This is an optimization exercise on Yosys and OpenROAD, whose aim is small area and a short achievable clock period, not a production implementation.
Only simulation tests tie the RTL to the original design; equivalence was not proved.

==> flow/design.v <==
module mulary
  (
   input wire        clk,
   input wire        reset,
   input integer     req_command,
   input wire [31:0] req_in_1,
   input wire [31:0] req_in_2,
   output reg [63:0] resp_result
   );
   reg           y_signed, y_signed0, y_signed1;
   reg           x_, x0_, x1_;
   reg [15:0]    x0, x1, y1, y2;
   reg [23:0]    y0, y3;
   wire [2:0]    br00 = {x0[1:0],1'b0};
   wire [2:0]    br01 = x0[3:1];
   wire [2:0]    br02 = x0[5:3];
   wire [2:0]    br03 = x0[7:5];
   wire [2:0]    br04 = {x0[9:8],x0_};
   wire [2:0]    br05 = x0[11:9];
   wire [2:0]    br06 = x0[13:11];
   wire [2:0]    br07 = x0[15:13];
   wire [2:0]    br10 = {x1[1:0],x_};
   wire [2:0]    br11 = x1[3:1];
   wire [2:0]    br12 = x1[5:3];
   wire [2:0]    br13 = x1[7:5];
   wire [2:0]    br14 = {x1[9:8],x1_};
   wire [2:0]    br15 = x1[11:9];
   wire [2:0]    br16 = x1[13:11];
   wire [2:0]    br17 = x1[15:13];
   reg           ng00, ng01, ng02, ng03, ng04, ng05, ng06, ng07;
   reg           ng10, ng11, ng12, ng13, ng14, ng15, ng16, ng17;
   always @(*)begin
      y_signed = 1'b0;
      y_signed0 = 1'b0;
      y_signed1 = 1'b0;
      x_  = 1'b0;
      x0_ = 1'b0;
      x1_ = 1'b0;
      x0 = 16'h0;
      x1 = 16'h0;
      y0 = 24'h0;
      y1 = 16'h0;
      y2 = 16'h0;
      y3 = 24'h0;
      ng00 = (br00[2:1]==2'b10)|(br00[2:0]==3'b110);
      ng01 = (br01[2:1]==2'b10)|(br01[2:0]==3'b110);
      ng02 = (br02[2:1]==2'b10)|(br02[2:0]==3'b110);
      ng03 = (br03[2:1]==2'b10)|(br03[2:0]==3'b110);
      ng04 = (br04[2:1]==2'b10)|(br04[2:0]==3'b110);
      ng05 = (br05[2:1]==2'b10)|(br05[2:0]==3'b110);
      ng06 = (br06[2:1]==2'b10)|(br06[2:0]==3'b110);
      ng07 = (br07[2:1]==2'b10)|(br07[2:0]==3'b110);
      if((req_command==0)|(req_command==1))begin
         ng10 = 1'b0;
         ng11 = 1'b0;
         ng12 = 1'b0;
         ng13 = 1'b0;
      end else begin
         ng10 = (br10[2:1]==2'b10)|(br10[2:0]==3'b110);
         ng11 = (br11[2:1]==2'b10)|(br11[2:0]==3'b110);
         ng12 = (br12[2:1]==2'b10)|(br12[2:0]==3'b110);
         ng13 = (br13[2:1]==2'b10)|(br13[2:0]==3'b110);
      end
      ng14 = (br14[2:1]==2'b10)|(br14[2:0]==3'b110);
      ng15 = (br15[2:1]==2'b10)|(br15[2:0]==3'b110);
      ng16 = (br16[2:1]==2'b10)|(br16[2:0]==3'b110);
      ng17 = (br17[2:1]==2'b10)|(br17[2:0]==3'b110);
      case(req_command)
        0,
        1,
        2,
        6,
        8,
        10,
        12,
        13:begin
           y_signed = 1'b0;
           y_signed0 = 1'b0;
           y_signed1 = 1'b0;
        end
        3,
        4:begin
           y_signed = 1'b1;
           y_signed0 = 1'b0;
           y_signed1 = 1'b0;
        end
        7,
        9,
        11:begin
           y_signed = 1'b1;
           y_signed0 = 1'b1;
           y_signed1 = 1'b1;
        end
      endcase
      case(req_command)
        0,
        1:begin
           x_  = req_in_1[7];
           x0_ = req_in_1[7];
           x1_ = req_in_1[15];
           x0[15:0] = req_in_1[15:0];
           x1[15:0] = req_in_1[23:8];
           y0[23:0] = req_in_2[23:0];
           y1[15:0] = req_in_2[15:0];
           y2[15:0] = req_in_2[23:8];
           y3[23:0] = req_in_2[23:0];
        end
        2,
        3,
        4:begin
           x_       = 1'b0;
           x0_ = req_in_1[7];
           x1_ = req_in_1[7];
           x0[15:0] = req_in_1[15:0];
           x1[15:0] = req_in_1[15:0];
           y0[23:0] = {8'h0,req_in_2[15:0]};
           y1[15:0] = req_in_2[15:0];
           y2[15:0] = req_in_2[31:16];
           y3[23:0] = {req_in_2[31:16],8'h0};
        end
        6,
        7,
        8,
        9:begin
           x_       = 1'b0;
           x0_ = req_in_1[7];
           x1_ = req_in_1[23];
           x0[15:0] = req_in_1[15:0];
           x1[15:0] = req_in_1[31:16];
           y0[23:0] = {8'h0,req_in_2[15:0]};
           y1[15:0] = req_in_2[15:0];
           y2[15:0] = req_in_2[31:16];
           y3[23:0] = {req_in_2[31:16],8'h0};
        end
        10,
        11:begin
           x_       = 1'b0;
           x0_      = 1'b0;
           x1_      = 1'b0;
           x0[15:0] = req_in_1[15:0];
           x1[15:0] = req_in_1[31:16];
           y0[23:0] = {req_in_2[7:0],16'h0};
           y1[15:0] = {req_in_2[15:8],8'h0};
           y2[15:0] = {8'h0,req_in_2[23:16]};
           y3[23:0] = {16'h0,req_in_2[31:24]};
        end
        12,
        13:begin
           x_       = 1'b0;
           x0_      = 1'b0;
           x1_      = 1'b0;
           x0[15:0] = req_in_1[15:0];
           x1[15:0] = req_in_1[31:16];
           y0[23:0] = {16'h0,req_in_2[7:0]};
           y1[15:0] = {req_in_2[15:8],8'h0};
           y2[15:0] = {8'h0,req_in_2[23:16]};
           y3[23:0] = {req_in_2[31:24],16'h0};
        end
      endcase
   end
   always @(*) begin
     resp_result = 64'h0;  
     case(req_command)
       0,
       1:begin
          resp_result[63:0] = (64'hfffe0000_00000000
                               +(result0      )
                               +(result1 << 8 )
                               + (((x1[15])? req_in_2[23:0] : 0) <<24)  );
       end
       2:begin
          resp_result[63:0] = (64'hfffdfffe_00000000
                               +(result0      )
                               +(result1 << 8 )
                               + (((x0[15])? req_in_2[15:0]  : 0) <<16)
                               + (((x1[15])? req_in_2[31:16] : 0) <<32)  );
       end
       4:begin
          resp_result[63:0] = ((64'hfffcfffe_00000000|{~(req_in_1[15]&req_in_2[31]),48'h0000_00000000})
                               +(result0      )
                               +(result1 << 8 )
                               + (((x0[15])? req_in_2[15:0]  : 0) <<16)
                               + (((x1[15])? req_in_2[31:16] : 0) <<32)  );
       end
       3:begin
          resp_result[63:0] = (64'hfffdfffe_00000000
                               +(result0     )
                               +(result1 << 8)  );
       end
       6:begin
          resp_result[63:0] = (64'hfffffffc_00000000
                               +(result0      )
                               +(result1 >> 8 )
                               + (((x0[15])? req_in_2[15:0]  : 0) <<16)
                               + (((x1[15])? req_in_2[31:16] : 0) <<16)  );
       end
       7:begin
          resp_result[63:0] = (64'hfffffffc_00000000
                               +(result0      )
                               +(result1 >> 8 )   );
       end
       8:begin
          resp_result[63:0] = (64'hfffffffe_00000000
                               +(result0      )
                               +(result1 << 24)
                               + (((x0[15])? req_in_2[15:0]  : 0) <<16)
                               + (((x1[15])? req_in_2[31:16] : 0) <<48)  );
       end
       9:begin
          resp_result[63:0] = ((64'hfffffffe_00000000|{req_in_1[15]^req_in_2[15],32'h00000000})
                               +(result0     )
                               +(result1 <<24));
       end
       10:begin
          resp_result[63:0] = (64'hfffffff8_00000000
                               +(result0      )
                               +(result1 << 8 )
                               + (((x0[7] )? req_in_2[7:0]  : 0) << 24)
                               + (((x0[15])? req_in_2[15:8] : 0) << 24)
                               + (((x1[7] )? req_in_2[23:16]: 0) << 24)
                               + (((x1[15])? req_in_2[31:24]: 0) << 24)  );
       end
       11:begin
          resp_result[63:0] = (64'hfffffff8_00000000
                               +(result0      )
                               +(result1 << 8 )  );
       end
       12,
       13:begin
          resp_result[63:0] = (64'hfffffffe_00000000
                               +(result0      )
                               +(result1 << 24)
                               + (((x0[7] )? req_in_2[7:0]  : 0) << 8)
                               + (((x0[15])? req_in_2[15:8] : 0) << 24)
                               + (((x1[7] )? req_in_2[23:16]: 0) << 40)
                               + (((x1[15])? req_in_2[31:24]: 0) << 56)  );
       end
     endcase
   end
   wire [27:0]   by00, by01, by02, by03, by04, by05, by06, by07;
   wire [27:0]   by10, by11, by12, by13, by14, by15, by16, by17;
   booth0 booth00(.i(0), .y_signed(y_signed0), .br(br00), .y(y0), .by(by00), .com(req_command));
   booth0 booth01(.i(1), .y_signed(y_signed0), .br(br01), .y(y0), .by(by01), .com(req_command));
   booth0 booth02(.i(1), .y_signed(y_signed0), .br(br02), .y(y0), .by(by02), .com(req_command));
   booth0 booth03(.i(1), .y_signed(y_signed0), .br(br03), .y(y0), .by(by03), .com(req_command));
   booth1 booth04(.i(0), .y_signed(y_signed1), .br(br04), .y(y1), .by(by04), .com(req_command));
   booth1 booth05(.i(1), .y_signed(y_signed1), .br(br05), .y(y1), .by(by05), .com(req_command));
   booth1 booth06(.i(1), .y_signed(y_signed1), .br(br06), .y(y1), .by(by06), .com(req_command));
   booth1 booth07(.i(1), .y_signed(y_signed1), .br(br07), .y(y1), .by(by07), .com(req_command));
   booth2 booth10(.i(0), .y_signed(y_signed), .br(br10), .y(y2), .by(by10), .com(req_command));
   booth2 booth11(.i(1), .y_signed(y_signed), .br(br11), .y(y2), .by(by11), .com(req_command));
   booth2 booth12(.i(1), .y_signed(y_signed), .br(br12), .y(y2), .by(by12), .com(req_command));
   booth2 booth13(.i(1), .y_signed(y_signed), .br(br13), .y(y2), .by(by13), .com(req_command));
   booth3 booth14(.i(0), .y_signed(y_signed), .br(br14), .y(y3), .by(by14), .com(req_command));
   booth3 booth15(.i(1), .y_signed(y_signed), .br(br15), .y(y3), .by(by15), .com(req_command));
   booth3 booth16(.i(1), .y_signed(y_signed), .br(br16), .y(y3), .by(by16), .com(req_command));
   booth3 booth17(.i(1), .y_signed(y_signed), .br(br17), .y(y3), .by(by17), .com(req_command));
   wire [63:0]   result0 = ((({1'b0,by00}+ng00)) +
                            (({1'b0,by01}+ng01)<<2) +
                            (({1'b0,by02}+ng02)<<4) +
                            (({1'b0,by03}+ng03)<<6) +
                            (({1'b0,by04}+ng04)<<8) +
                            (({1'b0,by05}+ng05)<<10) +
                            (({1'b0,by06}+ng06)<<12) +
                            (({1'b0,by07}+ng07)<<14) );
   wire [63:0]   result1 = ((({1'b0,by10}+(ng10<<8))) +
                            (({1'b0,by11}+(ng11<<8))<<2) +
                            (({1'b0,by12}+(ng12<<8))<<4) +
                            (({1'b0,by13}+(ng13<<8))<<6) +
                            (({1'b0,by14}+ng14)<<8) +
                            (({1'b0,by15}+ng15)<<10) +
                            (({1'b0,by16}+ng16)<<12) +
                            (({1'b0,by17}+ng17)<<14) );
endmodule
module booth0
  (
   input             i,
   input             y_signed,
   input [2:0]       br,
   input [23:0]      y,
   input integer     com,
   output reg [27:0] by
   );
   wire              y_sign = (com==11) ? y[23] : y[15]&y_signed;
   wire              S = ((br==3'b000)|(br==3'b111)) ? 1'b0 : y_sign^br[2] ;
   always @(*) begin
      case(br)
        3'b000: by[15:0] =  {16{1'b0}};
        3'b001: by[15:0] =  {y[15:0]};
        3'b010: by[15:0] =  {y[15:0]};
        3'b011: by[15:0] =  {y[14:0],1'b0};
        3'b100: by[15:0] = ~{y[14:0],1'b0};
        3'b101: by[15:0] = ~{y[15:0]};
        3'b110: by[15:0] = ~{y[15:0]};
        3'b111: by[15:0] =  {16{1'b0}};
      endcase
      if((com==0)||(com==1)||(com==10)||(com==11))begin
         case(br)
           3'b000: by[24:16] =  {9{1'b0}};
           3'b001: by[24:16] =  {y[23]&y_signed,y[23:16]};
           3'b010: by[24:16] =  {y[23]&y_signed,y[23:16]};
           3'b011: by[24:16] =  {y[23:15]};
           3'b100: by[24:16] = ~{y[23:15]};
           3'b101: by[24:16] = ~{y[23]&y_signed,y[23:16]};
           3'b110: by[24:16] = ~{y[23]&y_signed,y[23:16]};
           3'b111: by[24:16] =  {9{1'b0}};
         endcase
         if(i) by[27:25] = {2'b01,~S};
         else  by[27:25] = {~S,S,S};
      end else begin
         case(br)
           3'b000: by[16] =  1'b0;
           3'b001: by[16] =  y[15]&y_signed;
           3'b010: by[16] =  y[15]&y_signed;
           3'b011: by[16] =  y[15];
           3'b100: by[16] = ~y[15];
           3'b101: by[16] = ~(y[15]&y_signed);
           3'b110: by[16] = ~(y[15]&y_signed);
           3'b111: by[16] =  1'b0;
         endcase
         if(i) by[27:17] = {8'h0,2'b01,~S};
         else  by[27:17] = {8'h0,~S,S,S};
      end
   end
endmodule
module booth1
  (
   input             i,
   input             y_signed,
   input [2:0]       br,
   input [15:0]      y,
   input integer     com,
   output reg [27:0] by
   );
   wire              S = ((br==3'b000)|(br==3'b111)) ? 1'b0 : (y[15]&y_signed)^br[2] ;
   always @(*) begin
      case(br)
        3'b000: by[15:0] =  {16{1'b0}};
        3'b001: by[15:0] =  {y[15:0]};
        3'b010: by[15:0] =  {y[15:0]};
        3'b011: by[15:0] =  {y[14:0],1'b0};
        3'b100: by[15:0] = ~{y[14:0],1'b0};
        3'b101: by[15:0] = ~{y[15:0]};
        3'b110: by[15:0] = ~{y[15:0]};
        3'b111: by[15:0] =  {16{1'b0}};
      endcase
      by[27:16] = 0;  
      case(com)
        0,
        1: begin
           case(br)
             3'b000: by[16] =  1'b0;
             3'b001: by[16] =  1'b0;
             3'b010: by[16] =  1'b0;
             3'b011: by[16] =  y[15];
             3'b100: by[16] = ~y[15];
             3'b101: by[16] =  1'b0;
             3'b110: by[16] =  1'b0;
             3'b111: by[16] =  1'b0;
           endcase
           by[27:17] = 0;
        end
        2,
        3,
        4,
        6,
        7,
        8,
        9,
        12,
        13: begin
           case(br)
             3'b000: by[16] =  1'b0;
             3'b001: by[16] =  y[15]&y_signed;
             3'b010: by[16] =  y[15]&y_signed;
             3'b011: by[16] =  y[15];
             3'b100: by[16] = ~y[15];
             3'b101: by[16] =~(y[15]&y_signed);
             3'b110: by[16] =~(y[15]&y_signed);
             3'b111: by[16] =  1'b0;
           endcase
           by[27:17] = {8'h0,2'b01,~S};
        end
        10,
        11: begin
           case(br)
             3'b000: by[16] =  1'b0;
             3'b001: by[16] =  y[15]&y_signed;
             3'b010: by[16] =  y[15]&y_signed;
             3'b011: by[16] =  y[15];
             3'b100: by[16] = ~y[15];
             3'b101: by[16] =~(y[15]&y_signed);
             3'b110: by[16] =~(y[15]&y_signed);
             3'b111: by[16] =  1'b0;
           endcase
           if(i) by[27:17] = {8'h0,2'b01,~S};
           else  by[27:17] = {8'h0,~S,S,S};
        end
      endcase
   end
endmodule
module booth2
  (
   input             i,
   input             y_signed,
   input [2:0]       br,
   input [15:0]      y,
   input integer     com,
   output reg [27:0] by
   );
   wire              y_sign = ((com==11) ? y[7] : y[15]) & y_signed;
   wire              S = ((br==3'b000)|(br==3'b111)) ? 1'b0 : y_sign^br[2] ;
   always @(*) begin
      if((com==10)||(com==11))begin
         if(i) by[19:17] = {2'b01,~S};
         else  by[19:17] = {~S,S,S};
         by[24:20] = 0;
      end else begin
         case(br)
           3'b000: by[24:17] =  {8{1'b0}};
           3'b001: by[24:17] =  {y[15]&y_signed,y[15:9]};
           3'b010: by[24:17] =  {y[15]&y_signed,y[15:9]};
           3'b011: by[24:17] =  {y[15:8]};
           3'b100: by[24:17] = ~{y[15:8]};
           3'b101: by[24:17] = ~{y[15]&y_signed,y[15:9]};
           3'b110: by[24:17] = ~{y[15]&y_signed,y[15:9]};
           3'b111: by[24:17] =  {8{1'b0}};
         endcase
      end
      if((com==0)|(com==1))begin
         case(br)
           3'b000: by[16] =  1'b0;
           3'b001: by[16] =  y[8];
           3'b010: by[16] =  y[8];
           3'b011: by[16] =  1'b0;
           3'b100: by[16] =  1'b0;
           3'b101: by[16] = ~y[8];
           3'b110: by[16] = ~y[8];
           3'b111: by[16] =  1'b0;
         endcase
         by[27:25] = {2'b01,~S};
         by[15:0] = ({16{1'b0}});
      end else if((com==10)|(com==11))begin
         case(br)
           3'b000: by[16:8] =  {9{1'b0}};
           3'b001: by[16:8] =  {y[7]&y_signed,y[7:0]};
           3'b010: by[16:8] =  {y[7]&y_signed,y[7:0]};
           3'b011: by[16:8] =  {y[7:0],1'b0};
           3'b100: by[16:8] = ~{y[7:0],1'b0};
           3'b101: by[16:8] = ~{y[7]&y_signed,y[7:0]};
           3'b110: by[16:8] = ~{y[7]&y_signed,y[7:0]};
           3'b111: by[16:8] =  {9{1'b0}};
         endcase
         by[27:25] = 0;
         by[7:0] = 0;
      end else begin
         case(br)
           3'b000: by[16:8] =  {9{1'b0}};
           3'b001: by[16:8] =   y[8:0];
           3'b010: by[16:8] =   y[8:0];
           3'b011: by[16:8] =  {y[7:0],1'b0};
           3'b100: by[16:8] = ~{y[7:0],1'b0};
           3'b101: by[16:8] =  ~y[8:0];
           3'b110: by[16:8] =  ~y[8:0];
           3'b111: by[16:8] =  {9{1'b0}};
         endcase
         if(i) by[27:25] = {2'b01,~S};
         else  by[27:25] = {~S,S,S};
         by[7:0] = 0;
      end
   end
endmodule
module booth3
  (
   input             i,
   input             y_signed,
   input [2:0]       br,
   input [23:0]      y,
   input integer     com,
   output reg [27:0] by
   );
   wire              y_sign = ((com==11) ? y[7] : y[23]) & y_signed;
   wire              S = ((br==3'b000)|(br==3'b111)) ? 1'b0 : y_sign^br[2] ;
   always @(*) begin
      case(br)
        3'b000: by[7:0] =  {8{1'b0}};
        3'b001: by[7:0] =  {y[7:0]};
        3'b010: by[7:0] =  {y[7:0]};
        3'b011: by[7:0] =  {y[6:0],1'b0};
        3'b100: by[7:0] = ~{y[6:0],1'b0};
        3'b101: by[7:0] = ~{y[7:0]};
        3'b110: by[7:0] = ~{y[7:0]};
        3'b111: by[7:0] =  {8{1'b0}};
      endcase
      if((com==10)||(com==11))begin
         case(br)
           3'b000: by[8] =  1'b0;
           3'b001: by[8] =  y[7]&y_signed;
           3'b010: by[8] =  y[7]&y_signed;
           3'b011: by[8] =  y[7];
           3'b100: by[8] = ~y[7];
           3'b101: by[8] =~(y[7]&y_signed);
           3'b110: by[8] =~(y[7]&y_signed);
           3'b111: by[8] =  1'b0;
         endcase
         if(i) by[11:9] = {2'b01,~S};
         else  by[11:9] = {~S,S,S};
         by[27:12] = 0;
      end else begin
         case(br)
           3'b000: by[24:8] =  {17{1'b0}};
           3'b001: by[24:8] =  {y[23]&y_signed,y[23:8]};
           3'b010: by[24:8] =  {y[23]&y_signed,y[23:8]};
           3'b011: by[24:8] =  {y[23:7]};
           3'b100: by[24:8] = ~{y[23:7]};
           3'b101: by[24:8] = ~{y[23]&y_signed,y[23:8]};
           3'b110: by[24:8] = ~{y[23]&y_signed,y[23:8]};
           3'b111: by[24:8] =  {17{1'b0}};
         endcase
         by[27:25] = {2'b01,~S};
      end
   end
endmodule
module cpa
  (
   input integer      req_command,
   input wire [63:0]  mul,
   input wire [4:0]   mulctl,
   input wire [31:0]  aln0,
   input wire [31:0]  aln1,
   input wire [31:0]  aln2,
   input wire [31:0]  aln3,
   output wire [31:0] add0,
   output wire [31:0] add1,
   output wire [31:0] add2,
   output wire [31:0] add3,
   output wire [81:0] addo
   );
   wire [81:0]        alnmul = (((mulctl[4]) ? {16'h0,mul[63:0]} : {mul[47:0],32'h0}) ^
                                {{34{mulctl[3]}},{16{mulctl[2]}},{16{mulctl[1]}},{16{mulctl[0]}}} );
   wire [2:0]         alnctl = (req_command==13) ? mulctl[2:0] : 3'b0;
   reg                cin0, cin1, cin2, cin3;
   wire [16:0]        sum01 = aln0[15: 0] + alnmul[63:48] + cin0;
   wire [16:0]        sum11 = aln1[15: 0] + alnmul[47:32] + cin1;
   wire [16:0]        sum21 = aln2[15: 0] + alnmul[31:16] + cin2;
   wire [16:0]        sum31 = aln3[15: 0] + alnmul[15: 0] + cin3;
   wire [17:0]        sum00 = aln0[31:16] + alnmul[81:64]   + sum01[16];
   wire [16:0]        sum10 = aln1[31:16] + {16{alnctl[2]}} + sum11[16];
   wire [16:0]        sum20 = aln2[31:16] + {16{alnctl[1]}} + sum21[16];
   wire [16:0]        sum30 = aln3[31:16] + {16{alnctl[0]}} + sum31[16];
   always @(*) begin
      if(req_command==13)begin
         cin0 = (mulctl[3]==1'b1);
         cin1 = (mulctl[2]==1'b1);
         cin2 = (mulctl[1]==1'b1);
         cin3 = (mulctl[0]==1'b1);
      end else begin
         cin0 = sum11[16];
         cin1 = sum21[16];
         cin2 = sum31[16];
         cin3 = (mulctl[0]==1'b1);
      end
   end
   assign add0 = {sum00[15:0], sum01[15:0]};
   assign add1 = {sum10[15:0], sum11[15:0]};
   assign add2 = {sum20[15:0], sum21[15:0]};
   assign add3 = {sum30[15:0], sum31[15:0]};
   assign addo = {sum00[17:0], sum01[15:0], sum11[15:0], sum21[15:0], sum31[15:0]};
endmodule
module fmad_check
  (
   input [31:0]      x,
   input [31:0]      y,
   input [31:0]      z,
   output reg [31:0] rslt,
   output reg [4:0]  flag
   );
   always @ (x or y or z) begin
      rslt = {32{1'bx}};
      flag = 5'h0;
      if((x[30:23]==8'hff)&(x[22:0]!=0))begin
         rslt    = x|32'h00400000;
         flag[4] = ~x[22]|((y[30:23]==8'hff)&~y[22]&(y[21:0]!=0))|((z[30:23]==8'hff)&~z[22]&(z[21:0]!=0));
      end else if((y[30:23]==8'hff)&(y[22:0]!=0))begin
         rslt    = y|32'h00400000;
         flag[4] = ~y[22]|((x[30:23]==8'hff)&~x[22]&(x[21:0]!=0))|((z[30:23]==8'hff)&~z[22]&(z[21:0]!=0));
      end else if(((x[30:23]==8'hff)&(y[30:0]==0))|((y[30:23]==8'hff)&(x[30:0]==0)))begin
         rslt    = 32'hffc00000;
         flag[4] = 1'b1;
      end else if((z[30:23]==8'hff)&(z[22:0]!=0))begin
         rslt    = z|32'h00400000;
         flag[4] = ~z[22]|((x[30:23]==8'hff)&~x[22]&(x[21:0]!=0))|((y[30:23]==8'hff)&~y[22]&(y[21:0]!=0));
      end else if(((x[30:23]==8'hff)|(y[30:23]==8'hff))&((z[30:23]==8'hff)))begin
         if((x[31]^y[31])==z[31])begin
            rslt    = z[31:0];
         end else begin
            rslt    = 32'hffc00000;
            flag[4] = 1'b1;
         end
      end else if(x[30:23]==8'hff)begin
         rslt = {x[31]^y[31],x[30:0]};
      end else if(y[30:23]==8'hff)begin
         rslt = {x[31]^y[31],y[30:0]};
      end else if(z[30:23]==8'hff)begin
         rslt = z[31:0];
      end else if((x[30:0]==0)|(y[30:0]==0))begin
         if(z[30:0]==0)
           rslt = {z[31]&(x[31]^y[31]),z[30:0]};
         else
           rslt = z;
      end else begin
         flag[0] = 1'b1;
      end
   end
endmodule
module fmad
  (
   input                    clk,
   input                    reset,
   input                    req,
   input integer            req_command,
   input [31:0]             x,
   input [31:0]             y,
   input [31:0]             z,
   input [31:0]             w,
   output reg signed [31:0] acc0, acc1, acc2, acc3,  
   output reg signed [ 9:0] exp0, exp1, exp2, exp3,  
   output reg [31:0]        rslt,                    
   output reg [4:0]         flag                     
   );
   reg               en0, en1;
   always @ (*) begin
      if(reset)begin
         en0 = 1'b0;
      end else begin
         en0 = req;
      end
   end
   always @ (posedge clk) begin
      if(reset)begin
         en1 <= 1'b0;
      end else begin
         en1 <= en0;
      end
   end
   wire[4:0]         flag0i;                    
   wire [31:0]       rslt0i;                    
   reg [4:0]         flag0, flag1;              
   reg [31:0]        rslt0, rslt1;              
   fmad_check fmad_check
     (
      .x(x),
      .y(y),
      .z(z),
      .rslt(rslt0i),
      .flag(flag0i)
   );
   always @ (posedge clk) begin
      if(en0) begin
         if(req_command==1)begin
            flag0 <= flag0i;
            rslt0 <= rslt0i;
         end else begin
            flag0 <= 0;
         end
      end
      if(en1)begin
         flag1 <= flag0;
         rslt1 <= rslt0;
      end
   end
   wire [23:0]       fracx = {(x[30:23]!=8'h00),x[22:0]};                    
   wire [23:0]       fracy = {(y[30:23]!=8'h00),y[22:0]};                    
   wire [31:0]       fracz = {(z[30:23]!=8'h00),z[22:0],8'h0};               
   wire [7:0]        expx =       (x[30:23]==8'h00) ? 8'h01 : x[30:23];      
   wire [7:0]        expy =       (y[30:23]==8'h00) ? 8'h01 : y[30:23];      
   wire signed [8:0] expz = {1'b0,(z[30:23]==8'h00) ? 8'h01 : z[30:23]};     
   wire signed [9:0] expm = expx+expy-127+1;                                 
   wire signed [9:0] expd = expm-expz;                                       
   wire [63:0]       muli;
   wire [31:0]       req_in_1 = ((req_command == 1) ? {8'h0,fracx[23:0]}
                                 :                    {1'b1,x[6:0],  1'b1,y[6:0],  1'b1,z[6:0],  1'b1,w[6:0]});
   wire [31:0]       req_in_2 = ((req_command == 1) ? {8'h0,fracy[23:0]}
                                 :                    {1'b1,x[22:16],1'b1,y[22:16],1'b1,z[22:16],1'b1,w[22:16]});
   mulary mulary
     (
      .clk(clk),
      .reset(reset),
      .req_command(req_command),
      .req_in_1(req_in_1),
      .req_in_2(req_in_2),
      .resp_result(muli)
   );
   reg [5:0]         sfti;
   always @ (*) begin
      if(expd>=55)begin
         sfti = 55;
      end else if(expd>=0)begin
         sfti = expd;
      end else if(expd>=-32)begin
         sfti = expd+32;
      end else begin
         sfti = 0;
      end
   end
   reg [5:0]         sft0, sft1, sft2, sft3;
   reg [8:0]         expa;                                                               
   reg               sgnz;                                                               
   wire signed [9:0] exp0p = {1'b0,x[30:23]} + {1'b0,x[14:7]};                           
   wire signed [9:0] exp1p = {1'b0,y[30:23]} + {1'b0,y[14:7]};                           
   wire signed [9:0] exp2p = {1'b0,z[30:23]} + {1'b0,z[14:7]};                           
   wire signed [9:0] exp3p = {1'b0,w[30:23]} + {1'b0,w[14:7]};                           
   reg signed [9:0]  exp0l, exp1l, exp2l, exp3l;                                         
   wire sftout0 = ((exp0l==0) | (aln0[48:30]!={19{1'b0}}) & (aln0[48:30]!={19{1'b1}}));  
   wire sftout1 = ((exp1l==0) | (aln1[48:30]!={19{1'b0}}) & (aln1[48:30]!={19{1'b1}}));  
   wire sftout2 = ((exp2l==0) | (aln2[48:30]!={19{1'b0}}) & (aln2[48:30]!={19{1'b1}}));  
   wire sftout3 = ((exp3l==0) | (aln3[48:30]!={19{1'b0}}) & (aln3[48:30]!={19{1'b1}}));  
   wire signed [9:0] exp0i = (!sftout0) ? exp0 : exp0l;                                  
   wire signed [9:0] exp1i = (!sftout1) ? exp1 : exp1l;                                  
   wire signed [9:0] exp2i = (!sftout2) ? exp2 : exp2l;                                  
   wire signed [9:0] exp3i = (!sftout3) ? exp3 : exp3l;                                  
   wire signed [9:0] exd0 = exp0p - exp0i + 16;                                          
   wire signed [9:0] exd1 = exp1p - exp1i + 16;                                          
   wire signed [9:0] exd2 = exp2p - exp2i + 16;                                          
   wire signed [9:0] exd3 = exp3p - exp3i + 16;                                          
   reg [63:0]        mul;
   reg [4:0]         mulctl;
   reg [48:0]        aln0, aln1, aln2, aln3;
   wire [31:0]       add0, add1, add2, add3;
   always @ (posedge clk) begin
      if(en0)begin
         if(req_command==13)begin
            if((x[30:23]==0)|(x[14:7]==0)|(exd0<0))  exp0l <= 0;
            else                                     exp0l <= exp0p;
            if((y[30:23]==0)|(y[14:7]==0)|(exd1<0))  exp1l <= 0;
            else                                     exp1l <= exp1p;
            if((z[30:23]==0)|(z[14:7]==0)|(exd2<0))  exp2l <= 0;
            else                                     exp2l <= exp2p;
            if((w[30:23]==0)|(w[14:7]==0)|(exd3<0))  exp3l <= 0;
            else                                     exp3l <= exp3p;
         end
         if(req_command==13)begin
            mul <= muli;
         end else begin
            mul <= {16'h0,muli[47:0]};
         end
         if(req_command==1)begin
            sgnz <= z[31];
            if(expd>=0)begin
               expa <= expm;
            end else if(expd>=-32)begin
               expa <= expm+32;
            end else begin
               expa <= expz;
            end
         end
         if(req_command==13)begin
            mulctl <= {1'b1,x[31]^x[15], y[31]^y[15], z[31]^z[15], w[31]^w[15]};
         end else begin
            if(expd>=0) mulctl <= {1'b0,{4{(x[31]^y[31]^z[31])}}};
            else        mulctl <= {1'b1,{4{(x[31]^y[31]^z[31])}}};
         end
         if(req_command==13)begin
            if(exd0[9:6]!=0) sft0 <= 63;
            else             sft0 <= exd0;
            if(exd1[9:6]!=0) sft1 <= 63;
            else             sft1 <= exd1;
            if(exd2[9:6]!=0) sft2 <= 63;
            else             sft2 <= exd2;
            if(exd3[9:6]!=0) sft3 <= 63;
            else             sft3 <= exd3;
         end else begin
            if(sfti>=48)begin
               acc0 <= 0;            acc1 <= fracz;            acc2 <= fracz;            acc3 <= fracz;
               sft0 <= 0;            sft1 <= sfti;             sft2 <= sfti-16;          sft3 <= sfti-32;
            end else if(sfti>=32)begin
               acc0 <= fracz;        acc1 <= fracz;            acc2 <= fracz;            acc3 <= {fracz,16'h0};
               sft0 <= sfti+16;      sft1 <= sfti;             sft2 <= sfti-16;          sft3 <= sfti-16;
            end else if(sfti>=16)begin
               acc0 <= fracz;        acc1 <= fracz;            acc2 <= {fracz,16'h0};    acc3 <= 0;
               sft0 <= sfti+16;      sft1 <= sfti;             sft2 <= sfti;             sft3 <= 0;
            end else begin
               acc0 <= fracz;        acc1 <= {fracz,16'h0};    acc2 <= 0;                acc3 <= 0;
               sft0 <= sfti+16;      sft1 <= sfti+16;          sft2 <= 0;                sft3 <= 0;
            end
         end
      end
      if(reset)begin
         exp0 <= 0;
         acc0 <= 0;
         exp1 <= 0;
         acc1 <= 0;
         exp2 <= 0;
         acc2 <= 0;
         exp3 <= 0;
         acc3 <= 0;
      end else if((req_command==13)&(en1))begin  
         if(!sftout0)begin
            exp0 <= exp0l;
            acc0 <= add0;
         end
         if(!sftout1)begin
            exp1 <= exp1l;
            acc1 <= add1;
         end
         if(!sftout2)begin
            exp2 <= exp2l;
            acc2 <= add2;
         end
         if(!sftout3)begin
            exp3 <= exp3l;
            acc3 <= add3;
         end
      end
   end
   always @ (*) begin
      if(req_command==1)begin  
         aln0 = {acc0,16'h0}>>sft0;
         aln1 = {acc1,16'h0}>>sft1;
         aln2 = {acc2,16'h0}>>sft2;
         aln3 = {acc3,16'h0}>>sft3;
      end else begin
         aln0 = $signed({acc0,16'h0})>>>sft0;
         aln1 = $signed({acc1,16'h0})>>>sft1;
         aln2 = $signed({acc2,16'h0})>>>sft2;
         aln3 = $signed({acc3,16'h0})>>>sft3;
      end
   end
   wire [81:0]       addi;
   cpa cpa
     (
      .req_command(req_command),   
      .mul(mul),
      .mulctl(mulctl),
      .aln0(aln0),      .aln1(aln1),      .aln2(aln2),      .aln3(aln3),
      .add0(add0),      .add1(add1),      .add2(add2),      .add3(add3),
      .addo(addi)
   );
   reg [81:0]        add;
   reg [8:0]         expr;
   reg               sgnr;
   always @ (posedge clk) begin
      if(en1 & flag0[0])begin
         add[81:0] <= addi;
         sgnr <= sgnz;
         expr <= expa;
      end
   end
   wire [64:0]   nrmi,nrm0,nrm1,nrm2,nrm3,nrm4,nrm5;
   wire [1:0]    ssn;
   wire [5:0]    nrmsft;                                 
   assign nrmsft[5] = (~(|nrmi[64:32])|(&nrmi[64:32]))& (expr[8:5]!=4'h0);
   assign nrmsft[4] = (~(|nrm5[64:48])|(&nrm5[64:48]))&((expr[8:4]&{3'h7,~nrmsft[5],  1'b1})!=5'h00);
   assign nrmsft[3] = (~(|nrm4[64:56])|(&nrm4[64:56]))&((expr[8:3]&{3'h7,~nrmsft[5:4],1'b1})!=6'h00);
   assign nrmsft[2] = (~(|nrm3[64:60])|(&nrm3[64:60]))&((expr[8:2]&{3'h7,~nrmsft[5:3],1'b1})!=7'h00);
   assign nrmsft[1] = (~(|nrm2[64:62])|(&nrm2[64:62]))&((expr[8:1]&{3'h7,~nrmsft[5:2],1'b1})!=8'h00);
   assign nrmsft[0] = (~(|nrm1[64:63])|(&nrm1[64:63]))&((expr[8:0]&{3'h7,~nrmsft[5:1],1'b1})!=9'h000);
   assign nrmi = {add[81:18],(|add[17:0])};
   assign nrm5 = (~nrmsft[5]) ? nrmi : {add[49:0], 15'h0};
   assign nrm4 = (~nrmsft[4]) ? nrm5 : {nrm5[48:0], 16'h0000};
   assign nrm3 = (~nrmsft[3]) ? nrm4 : {nrm4[56:0], 8'h00};
   assign nrm2 = (~nrmsft[2]) ? nrm3 : {nrm3[60:0], 4'h0};
   assign nrm1 = (~nrmsft[1]) ? nrm2 : {nrm2[62:0], 2'b00};
   assign nrm0 = (~nrmsft[0]) ? nrm1 : {nrm1[63:0], 1'b0};
   assign ssn = {nrm0[38],(|nrm0[37:0])};
   wire [2:0]    grsn = {nrm0[40:39],(|ssn)};
   wire          rnd = (~nrmi[64]) ? (grsn[1:0]==2'b11)|(grsn[2:1]==2'b11)
                                   : ((grsn[1:0]==2'b00)|                           
                                      ((grsn[1]^grsn[0])     &(grsn[0]))|           
                                      ((grsn[2]^(|grsn[1:0]))&(grsn[1]^grsn[0])));  
   wire [9:0]    expn = expr-nrmsft+{1'b0,(nrm0[64]^nrm0[63])};  
   wire [30:0]   rsltr = (~nrm0[64]) ? {expn,nrm0[62:40]}+rnd : {expn,~nrm0[62:40]}+rnd;
   always @ (*) begin
      rslt[31] = sgnr^add[81];
      flag = 0;
      if(flag1[0] == 1'b0)begin
         rslt = rslt1;
         flag = flag1;
      end else if(nrmi==0)begin
         rslt[31:0] = 32'h00000000;
      end else if(expn[9])begin
         rslt[30:0] = 31'h00000000;
         flag[0] = 1'b1;
         flag[1] = 1'b1;
      end else if((expn[8:0]>=9'h0ff)&(~expn[9]))begin
         rslt[30:0] = 31'h7f800000;
         flag[0] = 1'b1;
         flag[2] = 1'b1;
      end else if(~nrm0[64])begin
         rslt[30:0] = rsltr[30:0];
         flag[0] = |grsn[1:0] | (rsltr[30:23]==8'hff);
         flag[1] = ((rsltr[30:23]==8'h00)|((expn[7:0]==8'h00)&~ssn[1]))&(|grsn[1:0]);
         flag[2] = (rsltr[30:23]==8'hff);
      end else begin
         rslt[30:0] = rsltr[30:0];
         flag[0] = |grsn[1:0] | (rsltr[30:23]==8'hff);
         flag[1] = ((rsltr[30:23]==8'h00)|((expn[7:0]==8'h00)&((~ssn[1]&~ssn[0])|(ssn[1]&ssn[0])) ))&(|grsn[1:0]);
         flag[2] = (rsltr[30:23]==8'hff);
      end
   end
endmodule
module fmad_fp32
  (
   input         clk,
   input         reset,
   input         req,
   input [31:0]  x,
   input [31:0]  y,
   input [31:0]  z,
   output [31:0] rslt,
   output [4:0]  flag
   );
   wire signed [31:0] acc0, acc1, acc2, acc3;
   wire signed [9:0]  exp0, exp1, exp2, exp3;
   fmad fmad
     (
      .clk(clk),
      .reset(reset),
      .req(req),
      .req_command(1),
      .x(x),
      .y(y),
      .z(z),
      .w(32'h0),
      .acc0(acc0), .acc1(acc1), .acc2(acc2), .acc3(acc3),
      .exp0(exp0), .exp1(exp1), .exp2(exp2), .exp3(exp3),
      .rslt(rslt),
      .flag(flag)
   );
endmodule
==> flow/run.sh <==
#!/bin/bash
# synth_recipe.tcl (not shown) runs the flow's synth.tcl, then flattens the netlist and writes it again
# the make line also repeats each setting of config.mk as NAME=value (left out here)
make -C /OpenROAD-flow-scripts/flow DESIGN_CONFIG=/design/flow/config.mk WORK_HOME=/design/flow/orfs CLKGATE_MAP_FILE= SYNTH_SCRIPT=/design/flow/synth_recipe.tcl finish
==> flow/config.mk <==
export PLATFORM = sky130hd
export DESIGN_NAME = fmad_fp32
export DESIGN_NICKNAME = fmad_fp32
export VERILOG_FILES = /design/flow/design.v
export SDC_FILE = /design/flow/constraint.sdc
export NUM_CORES = 4
export LEC_CHECK = 0
export CAP_MARGIN = 20
export CORE_MARGIN = 2
export CORE_UTILIZATION = 40
export SLEW_MARGIN = 20
==> flow/constraint.sdc <==
create_clock -name core_clock -period 17.5 [get_ports {clk}]
set_input_delay 3.5000 -clock core_clock [delete_from_list [all_inputs] [get_ports {clk}]]
set_output_delay 3.5000 -clock core_clock [all_outputs]
set_load 0.01 [all_outputs]
met1.png
Bar = 100 um.
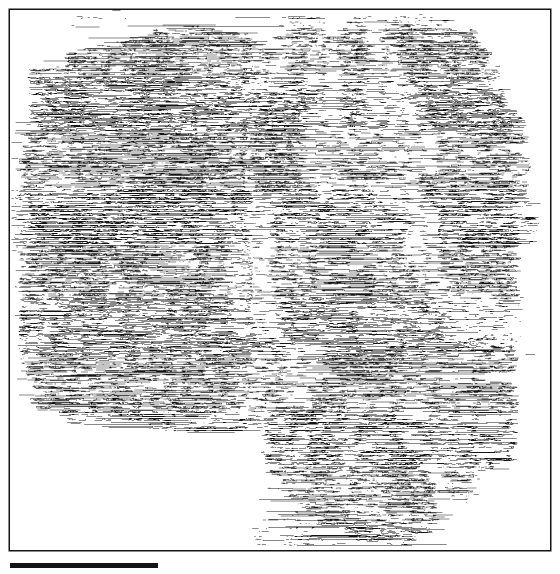
main direction	horizontal
share of all routed wire	42%
wire length on this layer	83.0 mm

met2.png
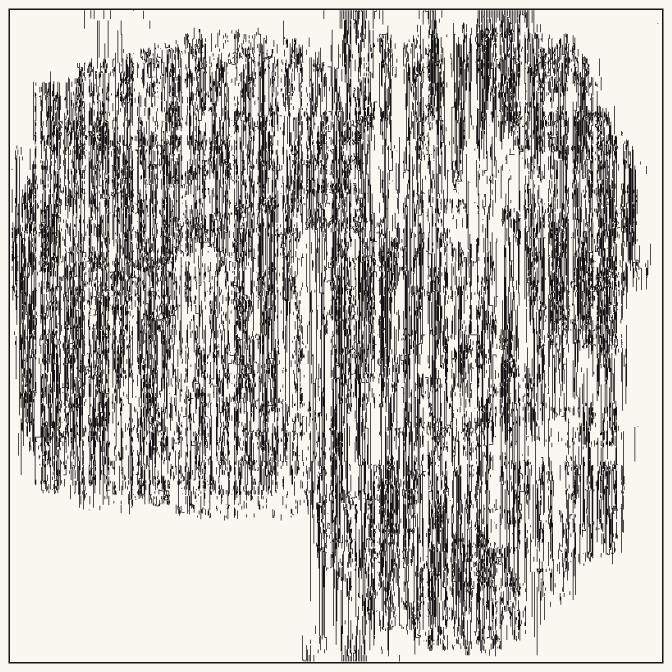
main direction	vertical
wire length on this layer	92.5 mm
nets with wire on the layer	5590
longest straight run	145 um

-- worst paths after layout --
path | startpoint | endpoint | depth (start not counted)
worst min-delay path | fmad.expa[1] | fmad.expr[1] | 0
worst min register to register | fmad.expa[1] | fmad.expr[1] | 0
worst max register to register | fmad.sft3[0] | fmad.add[80] | 93
worst max-delay path | fmad.sft3[0] | fmad.add[80] | 93
-- area by class of cell --
| cell class | instances | area [um2] | area share [%] |
|---|---|---|---|
| inverter | 344 | 1301 | 2.311 |
| sequential | 340 | 9239 | 16.41 |
| antenna | 5 | 12.51 | 0.02222 |
| clock buffer | 50 | 1046 | 1.858 |
| timing repair buffer | 297 | 2450 | 4.351 |
| multi-input combinational | 5319 | 39930 | 70.91 |
| clock inverter | 13 | 150.1 | 0.2667 |
| tap | 1742 | 2180 | 3.871 |
-- logic make-up (layout without fill, tap and decap cells) --
family          Yosys count  in the layout  synth area share, %
mux                     303            303                7.542
fa+ha+maj               570            570                17.01
buf+inv                 869            704                6.360
other cells               1              6             0.007172
simple gates           2077           2077                18.81
xor+xnor                776            776                13.00
flops                   340            340                17.67
compound gates         1592           1592                19.60
==> metrics.csv <==
metric,value,unit
ys_async_sr_fraction,0,%
fin_area,0.05631,mm2
nets,7006,
finalPower,13.82,mW
r2r_slack,0.92,ns
reg_top3,"fmad.add x82, fmad.mul x48",
fin_cells,8110,
cts_tree,yes,
p_leak,22.57,nW
yosys_register_bits,340,
grt_use_met2,48.21,%
drt-pass1-iter-count,6,
start_util,40.33,%
cts_hold_buf,0,
netlist-cell-type-count,111,
setup_viol,0,
cellPowerDensity,245.5,mW/mm2
synth_top_area_cell,edfxtp_1,
fmax,0.06032,GHz
arrival,16.83,ns
intPower,6.794,mW
antenna_found_initial,5,
peakVddDrop,0.4126,mV
overflow,0,
clock_latency,0.56,ns
root_buffer,clkbuf_16,
final_common_cell,nand2_1,
busiest_layer,met2,
fp.dieH,365.6,um
met1_usage,38.50,%
postRouteAntennaNets,0,
fin_crit,16.58,ns
crit_path_frequent_cell,a21o_1,
finish.utilization,43.43,%
sw_frac_of_total,50.85,%
pg_seq,1.85,mW
power.net_switching,7.028,mW
via_count,48755,
synth_fp_nets,7197,
vias_per_cell,6.012,
syn_inst,6528,
clock_path_buffers,3,
status,finished clean,
setup_tns,0,ns
most-common-layout-cells,"689 x nand2_1, 521 x nor2_1, 482 x xnor2_1",
path_max_fanout,6,
fillers,12997,
dp_hpwl,154400,um
routed_wl,199100,um
grt_pass1_wl,294700,um
grt_max_degree,96,
clock_sinks,340,

## separate check: timing with driven ports
How much do the figures lean on ideal ports? The routed layout below was timed once more, with nothing changed but the port constraints. Step 1, drivers: a clkbuf_16 drives clk and a buf_2 each remaining input, both assumed. Step 2, shift: input delay + t, output delay - t, t = (earliest + latest rising clock arrival at the registers) / 2. This alone moves slack from input paths to output paths. a / b / c = ideal ports / drivers / drivers and shift; a / b = the first two.
t (ns): 0.603
setup slack, ns: 0.922 / 0.922 / 0.922
worst setup path at the end: register to register
After both steps setup and hold are still met in this run. The setup slack of this run moves by 0.000 ns with the drivers and by 0.000 ns with both steps.
